This is an optimization exercise on Yosys and OpenROAD, whose aim is small area, a short achievable clock period and few clock cycles, not a production implementation. Function was checked by simulation only, so behaviour that the tests miss may differ from the original. Some runs may be left out. An edit can pass the tests and still lose a function that they never use. Power figures rest on the tool's default switching activity, not on a simulated workload.

==> design/flow/design.v <==
module weightMemory(
	input clk,
	input zero,
	input WRITE,
	input [2:0] Xloc,
	input [2:0] Yloc,
	input [3:0] weight,
	output [36*27-1:0] cnt
);
	reg [2:0] c [0:323];
	genvar k;
	generate
		for (k = 0; k < 324; k = k + 1) begin : g_cnt
			localparam integer CELL = k / 9;
			localparam integer CAT  = k % 9;
			wire inc = WRITE && (Yloc == CELL / 6) && (Xloc == CELL % 6) && (weight == CAT);
			always @(posedge clk) begin
				if (zero) c[k] <= 3'd0;
				else if (inc) c[k] <= c[k] + 3'd1;
			end
			assign cnt[3*k +: 3] = c[k];
		end
	endgenerate
endmodule
module pointCal(
	input clk,
	input reset,
	input phA,
	input phC,
	input turn,
	input [36*27-1:0] cntV,
	input [36*27-1:0] cntH,
	input [36*27-1:0] cntNE,
	input [36*27-1:0] cntNW,
	output reg [4:0] XlocClick,
	output reg [4:0] YlocClick
);
	localparam W1 = 0, W2 = 1, W3 = 2, W4 = 3, W5 = 4, t1 = 5, t2 = 6, t3 = 7, T = 8;
	wire [3:0] tot [0:8][0:35];
	wire [35:0] candA [0:8];
	wire [35:0] candB [0:8];
	wire [8:0] nzB;
	reg  [35:0] cand [0:8];
	reg  [8:0] has;
	genvar c, i;
	generate
		for (c = 0; c < 9; c = c + 1) begin : g_cat
			for (i = 0; i < 36; i = i + 1) begin : g_cell
				assign tot[c][i] = cntV[(i*9+c)*3 +: 3] + cntH[(i*9+c)*3 +: 3]
				                 + cntNE[(i*9+c)*3 +: 3] + cntNW[(i*9+c)*3 +: 3];
			end
			wire [35:0] b3, b2, b1, b0;
			for (i = 0; i < 36; i = i + 1) begin : g_bits
				assign b3[i] = tot[c][i][3];
				assign b2[i] = tot[c][i][2];
				assign b1[i] = tot[c][i][1];
				assign b0[i] = tot[c][i][0];
			end
			wire any3 = |b3;
			wire [35:0] k3 = any3 ? b3 : {36{1'b1}};
			wire any2 = |(k3 & b2);
			assign candA[c] = any2 ? (k3 & b2) : k3;
			wire any1 = |(cand[c] & b1);
			wire [35:0] k1 = any1 ? (cand[c] & b1) : cand[c];
			wire any0 = |(k1 & b0);
			assign candB[c] = any0 ? (k1 & b0) : k1;
			assign nzB[c] = |(b3 | b2 | b1 | b0);
			always @(posedge clk) begin
				cand[c] <= phA ? candA[c] : candB[c];
				has[c] <= nzB[c];
			end
		end
	endgenerate
	reg [8:0] sel;
	always @(*) begin
		sel = 9'd0;
		if (has[W5]) sel[W5] = 1'b1;
		else if (!turn && has[W4]) sel[W4] = 1'b1;
		else if (has[T]) sel[T] = 1'b1;
		else if (has[W4]) sel[W4] = 1'b1;
		else if (has[W3]) sel[W3] = 1'b1;
		else if (has[t3]) sel[t3] = 1'b1;
		else if (has[W2]) sel[W2] = 1'b1;
		else if (has[t2]) sel[t2] = 1'b1;
		else if (has[W1]) sel[W1] = 1'b1;
		else if (has[t1]) sel[t1] = 1'b1;
	end
	reg [35:0] row;
	integer q;
	always @(*) begin
		row = 36'd0;
		for (q = 0; q < 9; q = q + 1)
			row = row | (cand[q] & {36{sel[q]}});
	end
	reg [2:0] fx, fy;
	integer yy, xx;
	always @(*) begin
		fx = 3'd3;
		fy = 3'd3;
		for (yy = 5; yy >= 0; yy = yy - 1)
			for (xx = 5; xx >= 0; xx = xx - 1)
				if (row[yy*6+xx]) begin
					fx = xx[2:0];
					fy = yy[2:0];
				end
	end
	always @(posedge clk or posedge reset) begin
		if (reset) begin
			XlocClick <= 5'd0;
			YlocClick <= 5'd0;
		end else if (phC) begin
			XlocClick <= {2'b00, fx};
			YlocClick <= {2'b00, fy};
		end
	end
endmodule
module c6_eval(
	input clk,
	input rst_n,
	input clear,
	input weV,
	input [4:0] xV,
	input [4:0] yV,
	input [3:0] wV,
	input weH,
	input [4:0] xH,
	input [4:0] yH,
	input [3:0] wH,
	input weNE,
	input [4:0] xNE,
	input [4:0] yNE,
	input [3:0] wNE,
	input weNW,
	input [4:0] xNW,
	input [4:0] yNW,
	input [3:0] wNW,
	input start,
	input turn,
	output reg done,
	output [4:0] xClick,
	output [4:0] yClick
	);
	reg zero_r;
	reg [3:0] we_r;
	reg [2:0] xV_r, yV_r, xH_r, yH_r, xNE_r, yNE_r, xNW_r, yNW_r;
	reg [3:0] wV_r, wH_r, wNE_r, wNW_r;
	reg st_r, phA, phB, phC;
	always @(posedge clk or negedge rst_n) begin
		if (!rst_n) begin
			zero_r <= 1'b1;
			we_r <= 4'd0;
			st_r <= 1'b0;
			phA <= 1'b0;
			phB <= 1'b0;
			phC <= 1'b0;
			done <= 1'b0;
		end else begin
			zero_r <= clear;
			we_r <= {weNW, weNE, weH, weV};
			st_r <= start;
			phA <= st_r;
			phB <= phA;
			phC <= phB;
			if (start) done <= 1'b0;
			else if (phC) done <= 1'b1;
		end
	end
	always @(posedge clk) begin
		xV_r <= xV[2:0];  yV_r <= yV[2:0];  wV_r <= wV;
		xH_r <= xH[2:0];  yH_r <= yH[2:0];  wH_r <= wH;
		xNE_r <= xNE[2:0]; yNE_r <= yNE[2:0]; wNE_r <= wNE;
		xNW_r <= xNW[2:0]; yNW_r <= yNW[2:0]; wNW_r <= wNW;
	end
	wire [36*27-1:0] cntV, cntH, cntNE, cntNW;
	weightMemory Verticle_Data_wM(
		.clk(clk), .zero(zero_r), .WRITE(we_r[0]),
		.Xloc(xV_r), .Yloc(yV_r), .weight(wV_r), .cnt(cntV));
	weightMemory Horizontal_Data_wM(
		.clk(clk), .zero(zero_r), .WRITE(we_r[1]),
		.Xloc(xH_r), .Yloc(yH_r), .weight(wH_r), .cnt(cntH));
	weightMemory North_East_Data_wM(
		.clk(clk), .zero(zero_r), .WRITE(we_r[2]),
		.Xloc(xNE_r), .Yloc(yNE_r), .weight(wNE_r), .cnt(cntNE));
	weightMemory North_West_Data_wM(
		.clk(clk), .zero(zero_r), .WRITE(we_r[3]),
		.Xloc(xNW_r), .Yloc(yNW_r), .weight(wNW_r), .cnt(cntNW));
	pointCal Calculation_Clicking_Point(
		.clk(clk), .reset(~rst_n), .phA(phA), .phC(phC), .turn(turn),
		.cntV(cntV), .cntH(cntH), .cntNE(cntNE), .cntNW(cntNW),
		.XlocClick(xClick), .YlocClick(yClick));
endmodule
==> design/flow/run.sh <==
#!/bin/bash
# synth_recipe.tcl (not shown) runs the flow's synth.tcl, then flattens the netlist and writes it again
# the make line also repeats each setting of config.mk as NAME=value (left out here)
make -C /OpenROAD-flow-scripts/flow DESIGN_CONFIG=/design/flow/config.mk WORK_HOME=/design/flow/orfs CLKGATE_MAP_FILE= SYNTH_SCRIPT=/design/flow/synth_recipe.tcl finish
==> design/flow/config.mk <==
export PLATFORM = sky130hd
export DESIGN_NAME = c6_eval
export DESIGN_NICKNAME = c6_eval
export VERILOG_FILES = /design/flow/design.v
export SDC_FILE = /design/flow/constraint.sdc
export NUM_CORES = 4
export LEC_CHECK = 0
export CAP_MARGIN = 20
export CELL_PAD_IN_SITES_DETAIL_PLACEMENT = 2
export CELL_PAD_IN_SITES_GLOBAL_PLACEMENT = 4
export CORE_MARGIN = 2
export CORE_UTILIZATION = 25
export SLEW_MARGIN = 20
==> design/flow/constraint.sdc <==
create_clock -name core_clock -period 10.0 [get_ports {clk}]
set_input_delay 2.0000 -clock core_clock [delete_from_list [all_inputs] [get_ports {clk}]]
set_output_delay 2.0000 -clock core_clock [all_outputs]
set_load 0.01 [all_outputs]
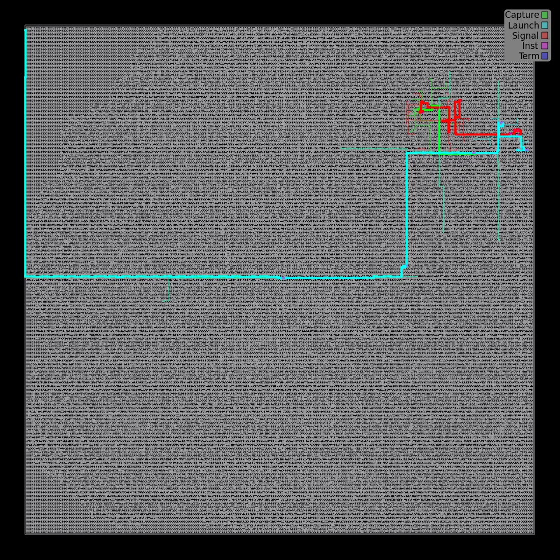
*The worst timing path, run 1*
fin cells: 40800
Setup TNS Final: 0 ps
fin crit period: 6170 ps
fin worst setup slack: 3830 ps

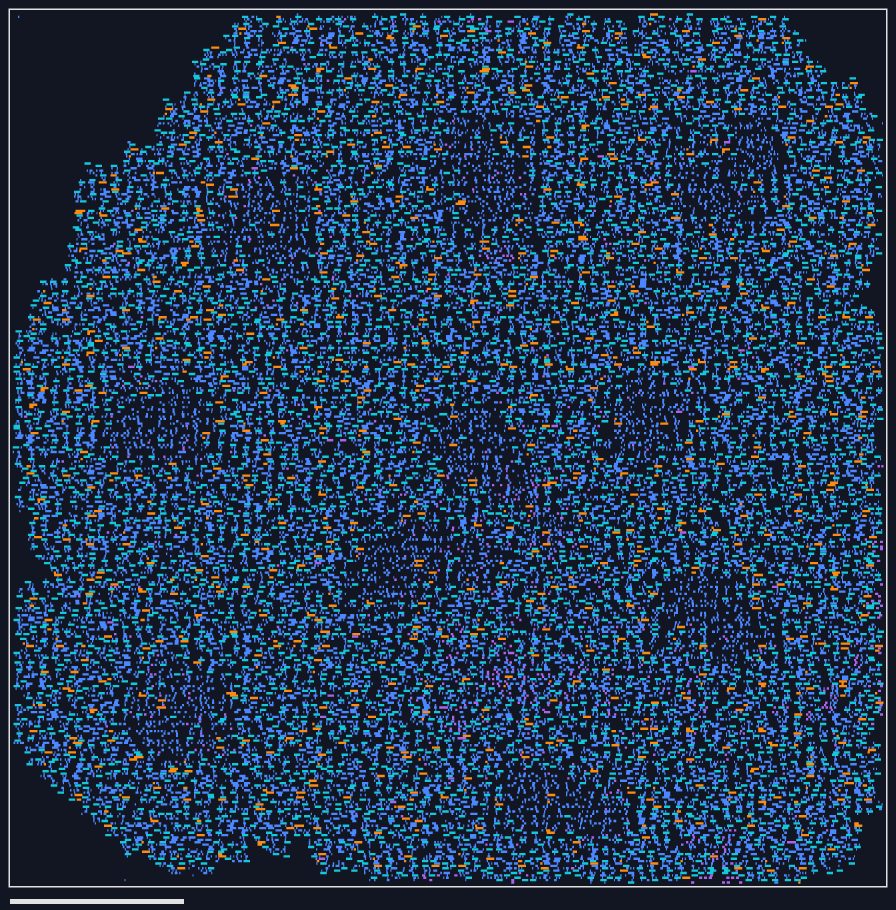
*Cells colored by class, run 1*
Scale bar: 200 µm.
clock drivers and dummy loads -> orange  # cells 1078, share of their area 7.3%
sequential cells -> cyan  # cells 4277, share of their area 31%
combinational and other logic -> blue  # cells 21322, share of their area 59%
remaining buffers and delay cells -> purple  # cells 672, share of their area 2.0%
Core Box Area: 1.00 mm²
Final Instance Area: 0.290 mm²
row count: 368
sequential portion of the cell area: 29.5%
final core occ: 28.9%

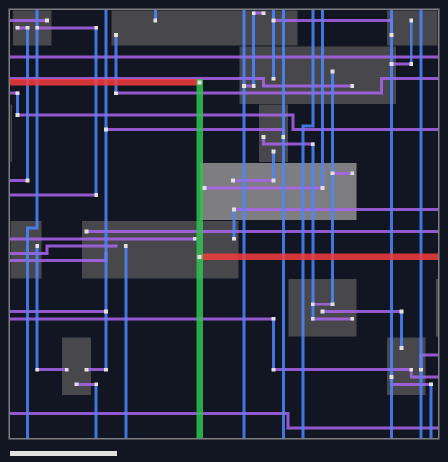
*Layout detail, run 1*
Scale bar: 5 µm. Region (746, 746) to (766, 766) µm. Cells in gray, sequential cells in the stronger gray; small squares are vias.
metal 3 -> red
metal 1 -> purple
metal 2 -> blue
metal 4 -> green
sequential cells in the window = 1
netlist names of flops here include = North_West_Data_wM.c (1)
cells with their middle in the window = 9
most frequent = nor2_1 (2), nand3_1 (2), fa_1 (2)

==> run 1: per-stage QoR <==
step	utilization, %	setup WS [ps]	hold WS (ps)	total power [W]	instance area (µm²)
3_3_place_gp	26.9	3350	336	0.0202	270000
5_1_grt	28.9	3620	361	0.0438	290000
6_report	28.9	3830	349	0.0424	290000
4_1_cts	28.9	3920	355	0.0431	290000
2_1_floorplan	-	5730	331	0.0186	252000
3_5_place_dp	26.9	3160	342	0.0202	270000
==> run 1: area by class of cell <==
class	count	area share, %
Antenna cell	133	0.115
Clock buffer	938	6.31
Clock inverter	140	0.585
Inverter	1313	1.70
Multi-Input combinational cell	20000	54.1
Sequential cell	4277	29.5
Tap cell	13300	5.74
Timing Repair Buffer	672	1.92
==> run 1: routing by layer <==
metal  part of all wire [%]  vias to the layer above  global-route usage (%)
met5                  0.011                        -                       0
met4                    4.5                       20                    11.1
met3                    4.3                     1468                    3.29
met2                     45                     4823                    41.4
met1                     47                   108000                    36.6
li1                       -                    90300                       -
==> run 1: where the power goes <==
group	switching, W	internal (W)
Sequential	0.000560	0.0172
Clock	0.00937	0.0132
Combinational	0.00162	0.000457
==> run 1: flip-flops by register name, indices dropped and copies added (netlist names), 4 cells and up <==
name                             cells
North_West_Data_wM.c               972
Horizontal_Data_wM.c               972
wV_r                                 4
wNE_r                                4
wNW_r                                4
we_r                                 4
Calculation_Clicking_Point.has       9
wH_r                                 4
Calculation_Clicking_Point.cand    324
North_East_Data_wM.c               972
Verticle_Data_wM.c                 972
==> run 1: cell usage after synthesis, drive strengths merged, types with 138 or more instances <==
| master | n |
|---|---|
| nand2 | 2882 |
| a21oi | 1538 |
| xor2 | 1600 |
| clkbuf | 1203 |
| xnor2 | 1322 |
| xnor3 | 138 |
| a22oi | 319 |
| dfxtp | 4261 |
| nor4 | 375 |
| fa | 1944 |
| buf | 172 |
| nand4 | 191 |
| ha | 1944 |
| o21ai | 483 |
| nand3 | 2416 |
| inv | 1313 |
| nor2 | 3316 |
==> run 1: cell families after synthesis <==
family / Yosys count / synth area share, %
other cells: 1 / 0.00149
mux: 64 / 0.254
buf+inv: 2688 / 4.07
fa+ha+maj: 3888 / 25.1
simple gates: 9707 / 16.9
xor+xnor: 3089 / 11.7
flops: 4277 / 34.0
compound gates: 3257 / 7.98
==> run 1: path summary, 6_finish.rpt <==
| kind | startpoint | end | slack, ps | depth (start not counted) |
|---|---|---|---|---|
| worst min-delay path | phB | phC | 350 | 0 |
| max in group asynchronous | rst_n | phA | 8280 | 2 |
| worst max-delay path | North_East_Data_wM.c[91][1] | Calculation_Clicking_Point.cand[1][15] | 3830 | 14 |
| worst max register to register | North_East_Data_wM.c[91][1] | Calculation_Clicking_Point.cand[1][15] | 3830 | 14 |
| min in group asynchronous | rst_n | we_r[3] | 940 | 2 |
| worst min register to register | phB | phC | 350 | 0 |
==> run 1: worst register-to-register path, stage by stage (launching register included) <==
cell,delay (ps)
dfxtp_1,340
fa_1,570
fa_1,430
ha_1,220
fa_1,370
xor3_1,610
nand4_1,260
or4b_1,560
and4b_1,700
nor2_1,170
o21ai_2,910
buf_4,430
a22oi_1,150
a21oi_1,150
a21bo_2,230
==> impl_results.md, run 1 <==
- Leak Pwr: 123 nW
- Hold_buf cts: 0
- Htree depth: 6
- P per Cell Area: 146 mW/mm²
- Overall Global Routing Usage: 26.4%
- Synth area leaders: dfxtp_1 34%, fa_1 15%, ha_1 9.7%, xor2_1 5.6%, nor2_1 4.9%
- Die area: 1.02 mm²
- Largest net degree at the start of global routing: 170
- I/O pin cnt: 76
- Count of different cell masters after synthesis: 103
- Antenna violations before repair: 251
- Flops & latches, synth: 4277
- Drt pass-1 iters: 6
- Fillers: 111000
- Worst Tran Pin Value: 1180 ps
- Port Buffers: 55
- CP arrival: 7230 ps
- Register Area: 0.0857 mm²
- Most common cell after layout, fill and taps aside: dfxtp_1
- IR drop worst, VDD: 125 µV
- Status: finished clean
- Average size of a mapped cell: 9.33 µm²
- Post-synth EDFFs: 0
- Crit. End Element: flop
- Final max-slew violation count: 0
- ANT nets after route: 0
- Vias in the first global route: 217000
- Layout cells sized above 1: 6.78%
- DRC Markers: 0
- Count of final hold-check violations: 0
- CTS Sinks: 4277
- Clk_skew: 102 ps
- Cell taking the most area after synthesis: dfxtp_1
- Clock slew seen by the registers of the worst setup and hold paths: 70 ps
- Hold Crit Class: flop to flop
- Yosys top cell area share: 33.9%
- Hpwl dp: 1050000 µm
- Most common cell type on the critical path: fa_1
- Crit-path slowest cell: o21ai_2
- Buf/Inv on CP: 1
- Nets: 30800
- Die X: 1010 µm
- Area of the multi-input gates: 0.157 mm²
Testbench counts for the RTL of run 1, summed over its fixed seeds: cycles 8,016.
### Local utilization, run 1

The die is cut into 25 by 25 equal tiles; dark blue is low, red is high, 0 to 100% covered.
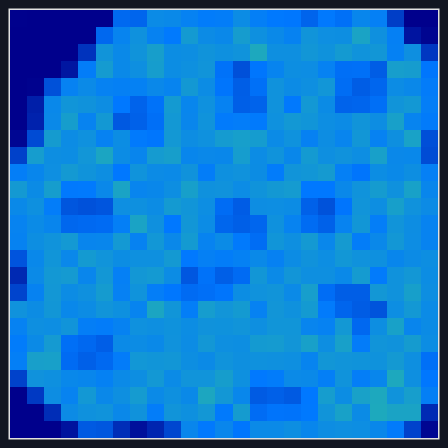

==> run 2: a larger rewrite; changed files in full <==
removed: design/flow/run.sh
==> design/flow/design.v <==
module weightMemory(
	input clk,
	input zero,
	input WRITE,
	input [2:0] Xloc,
	input [2:0] Yloc,
	input [3:0] weight,
	output [323:0] inc,
	output [323:0] wrap
);
	reg [36*27-1:0] c;
	wire [5:0] xs, ys;
	wire [8:0] ws;
	genvar k;
	generate
		for (k = 0; k < 6; k = k + 1) begin : g_xy
			assign xs[k] = (Xloc == k);
			assign ys[k] = (Yloc == k);
		end
		for (k = 0; k < 9; k = k + 1) begin : g_w
			assign ws[k] = WRITE && (weight == k);
		end
		for (k = 0; k < 324; k = k + 1) begin : g_cnt
			assign inc[k] = ys[k / 54] & xs[(k / 9) % 6] & ws[k % 9];
			wire [2:0] m = c[3*k +: 3] & {3{~zero}};
			wire t1 = inc[k] & m[0];
			wire t2 = t1 & m[1];
			assign wrap[k] = t2 & m[2];
			always @(posedge clk) begin
				c[3*k]     <= m[0] ^ inc[k];
				c[3*k + 1] <= m[1] ^ t1;
				c[3*k + 2] <= m[2] ^ t2;
			end
		end
	endgenerate
endmodule
module pointCal(
	input clk,
	input phC,
	input turn,
	input rst_z,
	input clear,
	input [323:0] incV,
	input [323:0] incH,
	input [323:0] incNE,
	input [323:0] incNW,
	input [323:0] wrapV,
	input [323:0] wrapH,
	input [323:0] wrapNE,
	input [323:0] wrapNW,
	output reg [4:0] XlocClick,
	output reg [4:0] YlocClick
);
	localparam W1 = 0, W2 = 1, W3 = 2, W4 = 3, W5 = 4, t1 = 5, t2 = 6, t3 = 7, T = 8;
	reg [143:0] tot [0:8];
	reg [35:0] cand [0:8];
	reg [8:0] sel;
	wire [8:0] has;
	genvar c, i;
	generate
		for (c = 0; c < 9; c = c + 1) begin : g_cat
			wire [143:0] nxt;
			for (i = 0; i < 36; i = i + 1) begin : g_tot
				wire [3:0] t = {tot[c][108 + i], tot[c][72 + i], tot[c][36 + i], tot[c][i]};
				tot_next u_next(
					.rst_z(rst_z), .clear(clear), .t(t),
					.inc({incNW[i*9+c], incNE[i*9+c], incH[i*9+c], incV[i*9+c]}),
					.wrap({wrapNW[i*9+c], wrapNE[i*9+c], wrapH[i*9+c], wrapV[i*9+c]}),
					.r({nxt[108 + i], nxt[72 + i], nxt[36 + i], nxt[i]}));
			end
			wire [35:0] b3 = tot[c][108 +: 36];
			wire [35:0] b2 = tot[c][72 +: 36];
			wire [35:0] b1 = tot[c][36 +: 36];
			wire [35:0] b0 = tot[c][0 +: 36];
			wire [35:0] p32 = b3 & b2;
			wire e11 = |p32;
			wire e1x = |b3;
			wire ex1 = |b2;
			wire [35:0] k32 = e11 ? p32 : e1x ? b3 : ex1 ? b2 : {36{1'b1}};
			wire [35:0] q1 = k32 & b1;
			wire [35:0] k1 = (|q1) ? q1 : k32;
			assign has[c] = e1x | ex1 | (|b1) | (|b0);
			always @(posedge clk) begin
				tot[c] <= nxt;
				cand[c] <= k1;
			end
		end
	endgenerate
	wire [8:0] pick;
	wire hiW4 = !turn || !has[T];
	wire hiT = turn || !has[W4];
	assign pick[W5] = has[W5];
	assign pick[W4] = has[W4] & !has[W5] & hiW4;
	assign pick[T]  = has[T] & !has[W5] & hiT;
	assign pick[W3] = has[W3] & !(|{has[W5], has[W4], has[T]});
	assign pick[t3] = has[t3] & !(|{has[W5], has[W4], has[T], has[W3]});
	assign pick[W2] = has[W2] & !(|{has[W5], has[W4], has[T], has[W3], has[t3]});
	assign pick[t2] = has[t2] & !(|{has[W5], has[W4], has[T], has[W3], has[t3], has[W2]});
	assign pick[W1] = has[W1] & !(|{has[W5], has[W4], has[T], has[W3], has[t3], has[W2], has[t2]});
	assign pick[t1] = has[t1] & !(|{has[W5], has[W4], has[T], has[W3], has[t3], has[W2], has[t2], has[W1]});
	always @(posedge clk)
		sel <= pick;
	reg [35:0] row, rb0;
	integer q;
	always @(*) begin
		row = 36'd0;
		rb0 = 36'd0;
		for (q = 0; q < 9; q = q + 1) begin
			row = row | (cand[q] & {36{sel[q]}});
			rb0 = rb0 | (tot[q][35:0] & {36{sel[q]}});
		end
	end
	wire [35:0] rq0 = row & rb0;
	reg [2:0] fx0, fy0, fx1, fy1;
	integer yy, xx;
	always @(*) begin
		fx0 = 3'd3;
		fy0 = 3'd3;
		fx1 = 3'd3;
		fy1 = 3'd3;
		for (yy = 5; yy >= 0; yy = yy - 1)
			for (xx = 5; xx >= 0; xx = xx - 1) begin
				if (row[yy*6+xx]) begin
					fx0 = xx[2:0];
					fy0 = yy[2:0];
				end
				if (rq0[yy*6+xx]) begin
					fx1 = xx[2:0];
					fy1 = yy[2:0];
				end
			end
	end
	wire any0 = |rq0;
	wire [2:0] fx = any0 ? fx1 : fx0;
	wire [2:0] fy = any0 ? fy1 : fy0;
	always @(posedge clk) begin
		if (phC) begin
			XlocClick <= {2'b00, fx};
			YlocClick <= {2'b00, fy};
		end
	end
endmodule
module tot_next(
	input rst_z,
	input clear,
	input [3:0] t,
	input [3:0] inc,
	input [3:0] wrap,
	output [3:0] r
);
	wire [3:0] m = t & {4{~rst_z}};
	wire s0 = m[0] ^ inc[0] ^ inc[1];
	wire c0 = (m[0] & inc[0]) | (m[0] & inc[1]) | (inc[0] & inc[1]);
	wire c0b = (s0 & inc[2]) | (s0 & inc[3]) | (inc[2] & inc[3]);
	wire c1 = (m[1] & c0) | (m[1] & c0b) | (c0 & c0b);
	wire c2 = m[2] & c1;
	wire [3:0] u;
	assign u[0] = s0 ^ inc[2] ^ inc[3];
	assign u[1] = m[1] ^ c0 ^ c0b;
	assign u[2] = m[2] ^ c1;
	assign u[3] = m[3] ^ c2 ^ (^wrap);
	assign r = u & {4{~clear}};
endmodule
module c6_eval(
	input clk,
	input rst_n,
	input clear,
	input weV,
	input [4:0] xV,
	input [4:0] yV,
	input [3:0] wV,
	input weH,
	input [4:0] xH,
	input [4:0] yH,
	input [3:0] wH,
	input weNE,
	input [4:0] xNE,
	input [4:0] yNE,
	input [3:0] wNE,
	input weNW,
	input [4:0] xNW,
	input [4:0] yNW,
	input [3:0] wNW,
	input start,
	input turn,
	output reg done,
	output [4:0] xClick,
	output [4:0] yClick
	);
	reg rst_z;
	reg phA, phC;
	always @(posedge clk or negedge rst_n) begin
		if (!rst_n) begin
			rst_z <= 1'b1;
			phA <= 1'b0;
			phC <= 1'b0;
			done <= 1'b0;
		end else begin
			rst_z <= 1'b0;
			phA <= start;
			phC <= phA;
			if (start) done <= 1'b0;
			else if (phC) done <= 1'b1;
		end
	end
	wire zero = clear | rst_z;
	wire [323:0] incV, incH, incNE, incNW, wrapV, wrapH, wrapNE, wrapNW;
	weightMemory Verticle_Data_wM(
		.clk(clk), .zero(zero), .WRITE(weV & ~clear),
		.Xloc(xV[2:0]), .Yloc(yV[2:0]), .weight(wV), .inc(incV), .wrap(wrapV));
	weightMemory Horizontal_Data_wM(
		.clk(clk), .zero(zero), .WRITE(weH & ~clear),
		.Xloc(xH[2:0]), .Yloc(yH[2:0]), .weight(wH), .inc(incH), .wrap(wrapH));
	weightMemory North_East_Data_wM(
		.clk(clk), .zero(zero), .WRITE(weNE & ~clear),
		.Xloc(xNE[2:0]), .Yloc(yNE[2:0]), .weight(wNE), .inc(incNE), .wrap(wrapNE));
	weightMemory North_West_Data_wM(
		.clk(clk), .zero(zero), .WRITE(weNW & ~clear),
		.Xloc(xNW[2:0]), .Yloc(yNW[2:0]), .weight(wNW), .inc(incNW), .wrap(wrapNW));
	pointCal Calculation_Clicking_Point(
		.clk(clk), .phC(phC), .turn(turn), .rst_z(rst_z), .clear(clear),
		.incV(incV), .incH(incH), .incNE(incNE), .incNW(incNW),
		.wrapV(wrapV), .wrapH(wrapH), .wrapNE(wrapNE), .wrapNW(wrapNW),
		.XlocClick(xClick), .YlocClick(yClick));
endmodule
==> design/flow/flow/run.sh <==
#!/bin/bash
# The standard layout, with ORFS's timing repair aiming 5.8 ns beyond the
# clock period's setup requirement (the constraints themselves are the standard flow's).
set -euo pipefail
bash standard.sh SETUP_SLACK_MARGIN=5.8 finish > make_finish.log 2>&1
==> design/flow/standard.sh <==
#!/bin/bash
# synth_recipe.tcl (not shown) runs the flow's synth.tcl, then flattens the netlist and writes it again
# the make line also repeats each setting of config.mk as NAME=value (left out here)
make -C /OpenROAD-flow-scripts/flow DESIGN_CONFIG=/design/flow/config.mk WORK_HOME=/design/flow/orfs CLKGATE_MAP_FILE= SYNTH_SCRIPT=/design/flow/synth_recipe.tcl "${@:-finish}"
==> design/flow/config.mk <==
export PLATFORM = sky130hd
export DESIGN_NAME = c6_eval
export DESIGN_NICKNAME = c6_eval
export VERILOG_FILES = /design/flow/design.v
export SDC_FILE = /design/flow/constraint.sdc
export NUM_CORES = 4
export LEC_CHECK = 0
export CAP_MARGIN = 20
export CELL_PAD_IN_SITES_DETAIL_PLACEMENT = 0
export CELL_PAD_IN_SITES_GLOBAL_PLACEMENT = 1
export CORE_MARGIN = 2
export CORE_UTILIZATION = 35
export SLEW_MARGIN = 20
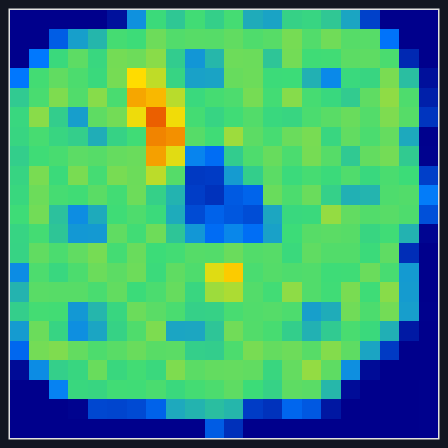
*Local utilization, run 2*
The die is cut into 22 by 22 equal tiles; dark blue is low, red is high, 0 to 100% covered.
emptiest ninth of the die = bottom right
tiles over 75% full = 1.7%
fullest tile = 89%
mean over tiles = 41%
nearly empty tiles = 13%
final core occ: 43.3%
Core Box Area: 0.768 mm²
Initial Util: 35.1%

==> run 2 against run 1 <==
  * Power rose by 13%
  * Setup slack improved by 1700 ps
  * Sequential cell count rose by 1250
  * Count of clock-buffer cells in the layout rose by 21
  * Area after synthesis rose by 7.1%
  * Design area rose by 14%
  * Largest power group unchanged
  * Still clean
  * First-iteration DRC count rose by 39%
  * Non-clock buffer count rose by 759
==> impl_results.md, run 2 <==
- Cell taking the most area after synthesis: dfxtp_1
- Hold Crit Class: flop to flop
- Synth area leaders: dfxtp_1 41%, ha_1 20%, and2_1 9.1%, fa_1 7.2%, xnor2_1 4.2%
- FF-to-FF setup slack: 5590 ps (+1760 ps)
- Synth Area in Compound Gates: 4.42% (-3.6 points)
- Fillers: 72400 (-35%)
- I/O pin cnt: 76 (unchanged)
- Most frequent cells after synthesis: 5517 x dfxtp_1, 4212 x ha_1, 3904 x and2_1
- Crit. End Element: flop
- Most common cell type on the critical path: buf_12
- Die area: 0.778 mm² (-23%)
- Count of final hold-check violations: 0 (unchanged)
- Average size of a mapped cell: 10.5 µm² (+13%)
- Largest register by flop count: Calculation_Clicking_Point.tot
- Hpwl dp: 827000 µm (-21%)
- R2R cell count: 9 (-5)
- Status: finished clean
- Row count: 322 (-13%)
- Htree depth: 6 (unchanged)
- Setup TNS Final: 0 ps (unchanged)
- P per Cell Area: 144 mW/mm² (-1.3%)
- Nets: 31900 (+3.6%)
- DRC Markers: 0 (unchanged)
- Antenna violations before repair: 253 (+0.80%)
- Drt pass-1 iters: 11 (+5)
- Cell with the most instances after synthesis: dfxtp_1
- Setup crit end: Calculation_Clicking_Point.tot[6][118]
- Clk_skew: 79.1 ps (-22.9 ps)
- Synth Area in Adders: 26.8% (+1.6 points)
- Flops & latches, synth: 5527 (+29%)
- Most common cell after layout, fill and taps aside: dfxtp_1
- Vias in the first global route: 186000 (-14%)
- Layout cells sized above 1: 17.5% (+11 points)
- Buf/Inv on CP: 9 (+8)
- Worst path depth: 21 (+7)
- Port Buffers: 55 (unchanged)
Testbench counts for the RTL of run 2, summed over its fixed seeds: cycles 7,376.
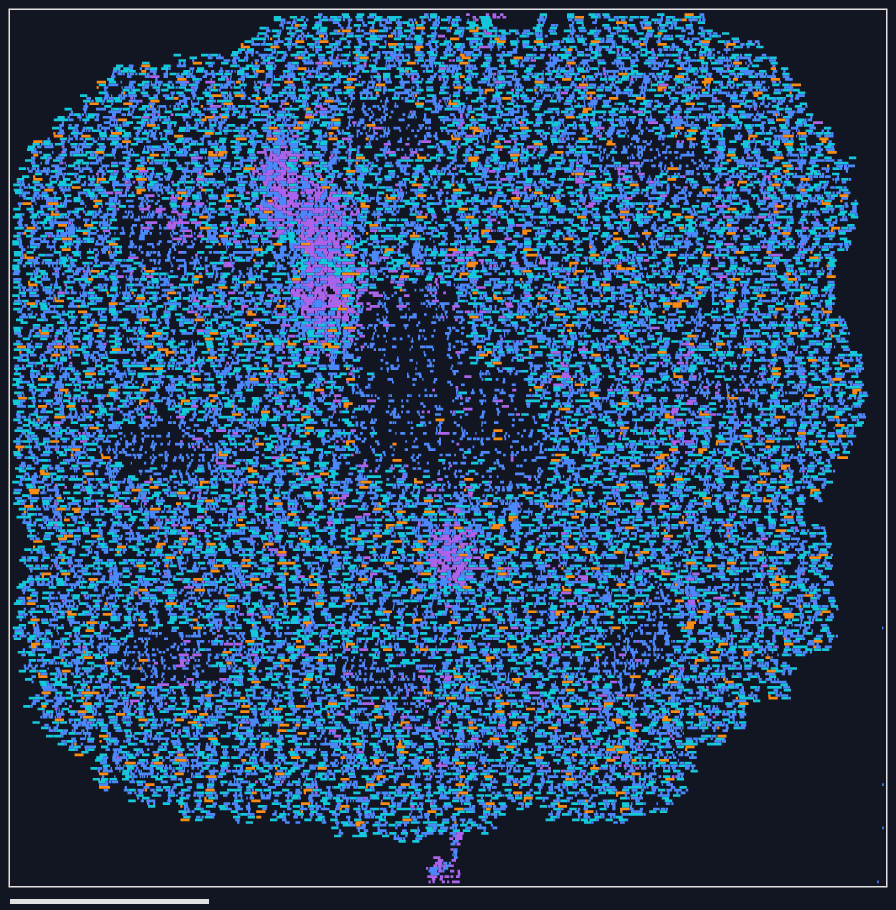
*Cells colored by class, run 2*
Scale bar: 200 µm.
sequential cells -> cyan  # cells 5527, share of their area 35%
clock drivers and dummy loads -> orange  # cells 1145, share of their area 6.7%
combinational and other logic -> blue  # cells 19093, share of their area 53%
remaining buffers and delay cells -> purple  # cells 1431, share of their area 5.9%

run 2: metal layers:
metal	track usage (%)	share of wire, %	vias to the layer above
met5	0	0.030	-
met4	21.2	8.1	56
met3	8.01	9.6	2700
met2	43.4	42	9082
met1	38.5	41	97100
li1	-	-	86700
run 2: cell type report:
cell class                 count  area, µm²  share of cell area [%]
timing repair buffer        1431      18900                    5.69
clock buffer                 959      18900                    5.67
inverter                    1367       5130                    1.54
antenna                      237        593                   0.178
multi-input combinational  17700     163000                    49.0
sequential                  5527     111000                    33.3
clock inverter               186       2420                   0.729
tap                        10200      12800                    3.84
run 2: kinds of logic after synthesis:
family,after synthesis
compound gates,1618
xor+xnor,1620
fa+ha+maj,5184
buf+inv,2412
flops,5527
mux,1
other cells,1
simple gates,9282
run 2: per-stage QoR:
stage,instances,worst slack [ps],cell area (µm²)
finish,37600,5570,332000
global route,37500,5470,332000
CTS,37000,5580,321000
detailed placement,35200,2840,285000
global placement,35200,2870,285000
floorplan,25600,4990,272000
run 2: timing repair:
item,CTS,global route
buffers inserted,553,390
setup endpoints to repair,2510,544
pin swaps,600,1369
cloned,62,21
resized for setup,1694,1590
run 2: worst min path at each step:
stage	endpoint	cells past startpoint
global placement	phC	0
detailed placement	phC	0
finish	phC	0
global route	phC	0
CTS	phC	0
floorplan	phC	0
run 2: power by group:
part / switching, W / internal (W)
Sequential: 0.0000211 / 0.0220
Clock: 0.0103 / 0.0138
Combinational: 0.00127 / 0.000437
Total: 0.0116 / 0.0363
### I/O pins on the die edge, run 2

Pins as bars across the die edge, other pins in gray.
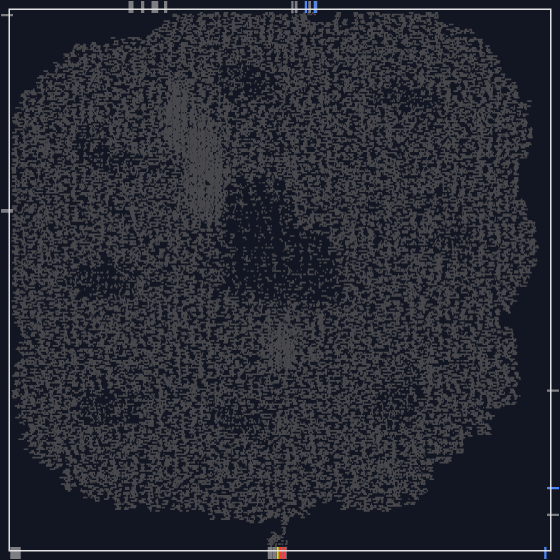

==> run 3: changes to the inputs <==
==> design/flow/run.sh (new file) <==
#!/bin/bash
# synth_recipe.tcl (not shown) runs the flow's synth.tcl, then flattens the netlist and writes it again
# the make line also repeats each setting of config.mk as NAME=value (left out here)
make -C /OpenROAD-flow-scripts/flow DESIGN_CONFIG=/design/flow/config.mk WORK_HOME=/design/flow/orfs CLKGATE_MAP_FILE= SYNTH_SCRIPT=/design/flow/synth_recipe.tcl finish
--- a/design/flow/config.mk
+++ b/design/flow/config.mk
@@ -10,4 +10,7 @@
 export CELL_PAD_IN_SITES_GLOBAL_PLACEMENT = 1
 export CORE_MARGIN = 2
 export CORE_UTILIZATION = 35
+export CTS_CLUSTER_DIAMETER = 60
+export CTS_CLUSTER_SIZE = 20
+export SETUP_SLACK_MARGIN = 5
 export SLEW_MARGIN = 20
removed: design/flow/flow/run.sh
removed: design/flow/standard.sh
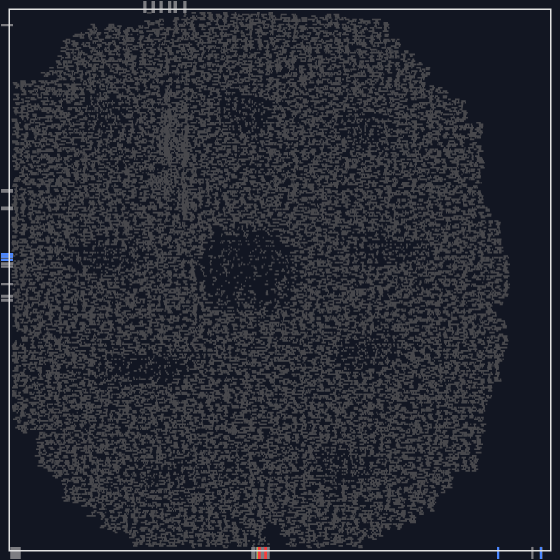
*I/O pins on the die edge, run 3*
Pins as bars across the die edge, other pins in gray.
wV -> red  # pins 4, direction input, edge bottom
xClick -> blue  # pins 5, direction output, edge 3 left, 2 bottom
weNW -> yellow  # pins 1, direction input, edge bottom

==> run 3 against run 2 <==
  * Now fails the layout checks on antenna rules
  * Critical path depth is 12 lower
  * Count of clock-buffer cells in the layout is 354 lower
  * Sequential share of layout area is 2.9 points higher
  * Clock skew is 9.1 ps lower
  * Fmax is 15% lower
  * Global-route usage is 2.1 points lower
  * Power is 5.6% lower
  * Combinational power is 18% lower
  * Critical path type is now flop to flop
  * Register-to-register slack worse by 790 ps
  * Sequential power hardly changed
==> impl_results.md, run 3 <==
- Die area: 0.778 mm² (unchanged)
- Most frequent cells after synthesis: 5517 x dfxtp_1, 4212 x ha_1, 3904 x and2_1
- Placed Area: 0.284 mm² (-0.42%)
- I/O pin cnt: 76 (unchanged)
- Htree depth: 6 (unchanged)
- Final Instance Area: 0.306 mm² (-8.0%)
- Fillers: 75100 (+3.6%)
- Row count: 322 (unchanged)
- Synth area leaders: dfxtp_1 41%, ha_1 20%, and2_1 9.1%, fa_1 7.2%, xnor2_1 4.2%
- Largest register by flop count: Calculation_Clicking_Point.tot
- Cell taking the most area after synthesis: dfxtp_1
- SO Faults: antenna rules
- R2R cell count: 9 (unchanged)
- Initial Util: 35.1% (unchanged)
- P per Cell Area: 148 mW/mm² (+2.6%)
- P_int: 0.0339 W (-6.7%)
- Register share of total power: 48.8% (+2.7 points)
- Cell with the most instances after synthesis: dfxtp_1
- Vias in the first global route: 180000 (-3.3%)
- Status: failed layout checks
- Average size of a mapped cell: 10.5 µm² (unchanged)
- Hold Crit Class: flop to flop
- Register Area: 0.111 mm² (about the same)
- Hpwl dp: 808000 µm (-2.4%)
- Drt pass-1 iters: 14 (+3)
- Flops & latches, synth: 5527 (unchanged)
- Nets: 31000 (-3.1%)
- Switching share of total power: 25.0% (+0.83 points)
- ANT nets after route: 1
- Layout cells sized above 1: 7.38% (-10 points)
- Clock Power Share: 48.1% (-2.2 points)
- DRC Markers: 0 (unchanged)
- Area of the multi-input gates: 0.153 mm² (-6.4%)
- Most common cell after layout, fill and taps aside: dfxtp_1
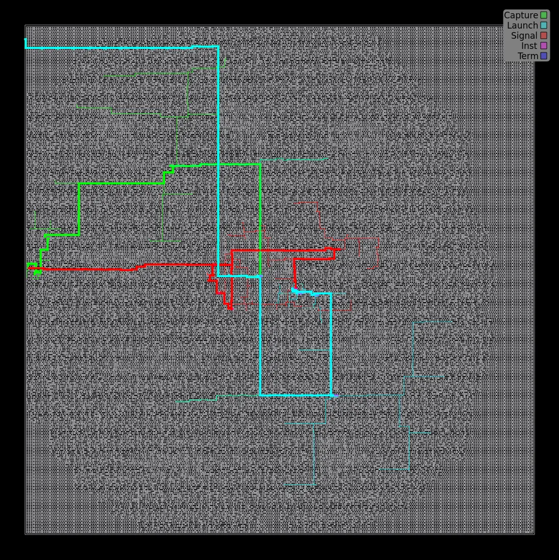
*The worst timing path, run 3*
final core occ: 39.8%
fin cells: 36700
fin crit period: 5200 ps
fin worst setup slack: 4800 ps

run 3: timing repair:
action	4_1_cts	5_1_grt
pin swaps	72	15
gates cloned	3	1
endpoints found under the setup margin	965	420
setup buffers	108	50
gates resized for setup	147	203
run 3: metal layers:
metal  vias up  track usage, %  wire [µm]
met5         -               0        493
met4        44            16.9      70300
met3      1966            6.13      84000
met2      7425            42.8     490000
met1     92800            35.7     461000
li1      84700               -          -
run 3: worst min path at each step:
stage	startpoint	endpoint	slack, ps	cells past startpoint
floorplan	phA	phC	330	0
global placement	phA	phC	330	0
detailed placement	phA	phC	340	0
CTS	phA	phC	360	0
global route	phA	phC	370	0
finish	phA	phC	360	0
run 3: power by group through the flow:
stage / combinational, W / sequential (W) / clock [W]
3_3_place_gp: 0.00129 / 0.0226 / 0
5_1_grt: 0.00143 / 0.0220 / 0.0230
6_report: 0.00140 / 0.0220 / 0.0217
3_5_place_dp: 0.00129 / 0.0226 / 0
4_1_cts: 0.00134 / 0.0220 / 0.0221
2_1_floorplan: 0.000563 / 0.0225 / 0
run 3: through the flow:
step                      instances  power [W]  hold slack [ps]  worst slack [ps]
after floorplan               25600     0.0231              331              4950
after global placement        35200     0.0238              334              2620
after detailed placement      35200     0.0238              338              2620
after CTS                     36300     0.0455              357              4770
after global routing          36400     0.0464              375              4900
final                         36700     0.0452              355              4800
run 3: area by class of cell:
class / count / area share (%)
multi-input cells: 17700 / 49.9
flip-flops and latches: 5527 / 36.2
clock buffers: 605 / 4.58
well taps: 10200 / 4.17
repair buffers: 585 / 1.87
inverters: 1367 / 1.68
clock inverters: 337 / 1.36
diodes: 321 / 0.263
run 3: logic make-up after synthesis:
family	Yosys count	synth area share (%)
and+or+nand+nor	9282	19.1
DFF	5527	41.1
adders and majority gates	5184	26.8
buffers and inverters	2412	3.39
xor gates and xnor gates	1620	5.26
AOI/OAI and AO/OA	1618	4.42
other	1	0.00139
muxes	1	0.00371
run 3: critical path, cell delays in order, from the launching register on:
cell and delay (ps):
dfxtp_4 510, buf_4 400, a22oi_1 790, nand3_1 360, a221oi_1 940, o2111a_1 410, and2_1 200, nand4_1 200
or2_2 390, o32ai_4 690

## port drivers added, routing unchanged
The results above use ideal ports. As a check the final layouts listed here were re-extracted and re-timed, cells and wires unchanged. Step 1 (the two cells are an assumption about what drives the block):
set clk [get_ports {clk}]
set_driving_cell -lib_cell sky130_fd_sc_hd__clkbuf_16 $clk
set_driving_cell -lib_cell sky130_fd_sc_hd__buf_2 [delete_from_list [all_inputs] $clk]
Step 2, shift: input delay + t, output delay - t, t = (earliest + latest rising clock arrival at the registers) / 2. This alone moves slack from input paths to output paths. a / b / c = ideal ports / drivers / drivers and shift; a / b = the first two.
run | shift t [ns] | setup slack, ns | worst slew at a driven data input, ns
run 1 | 1.277 | 3.828 / 3.828 / 2.958 | 0.27
run 2 | 1.309 | 5.573 / 5.438 / 4.129 | 0.33
run 3 | 1.286 | 4.798 / 4.798 / 3.637 | 0.29
The setup slack of run 2, which loses most, moves by -0.135 ns with the drivers and by -1.444 ns with both steps.
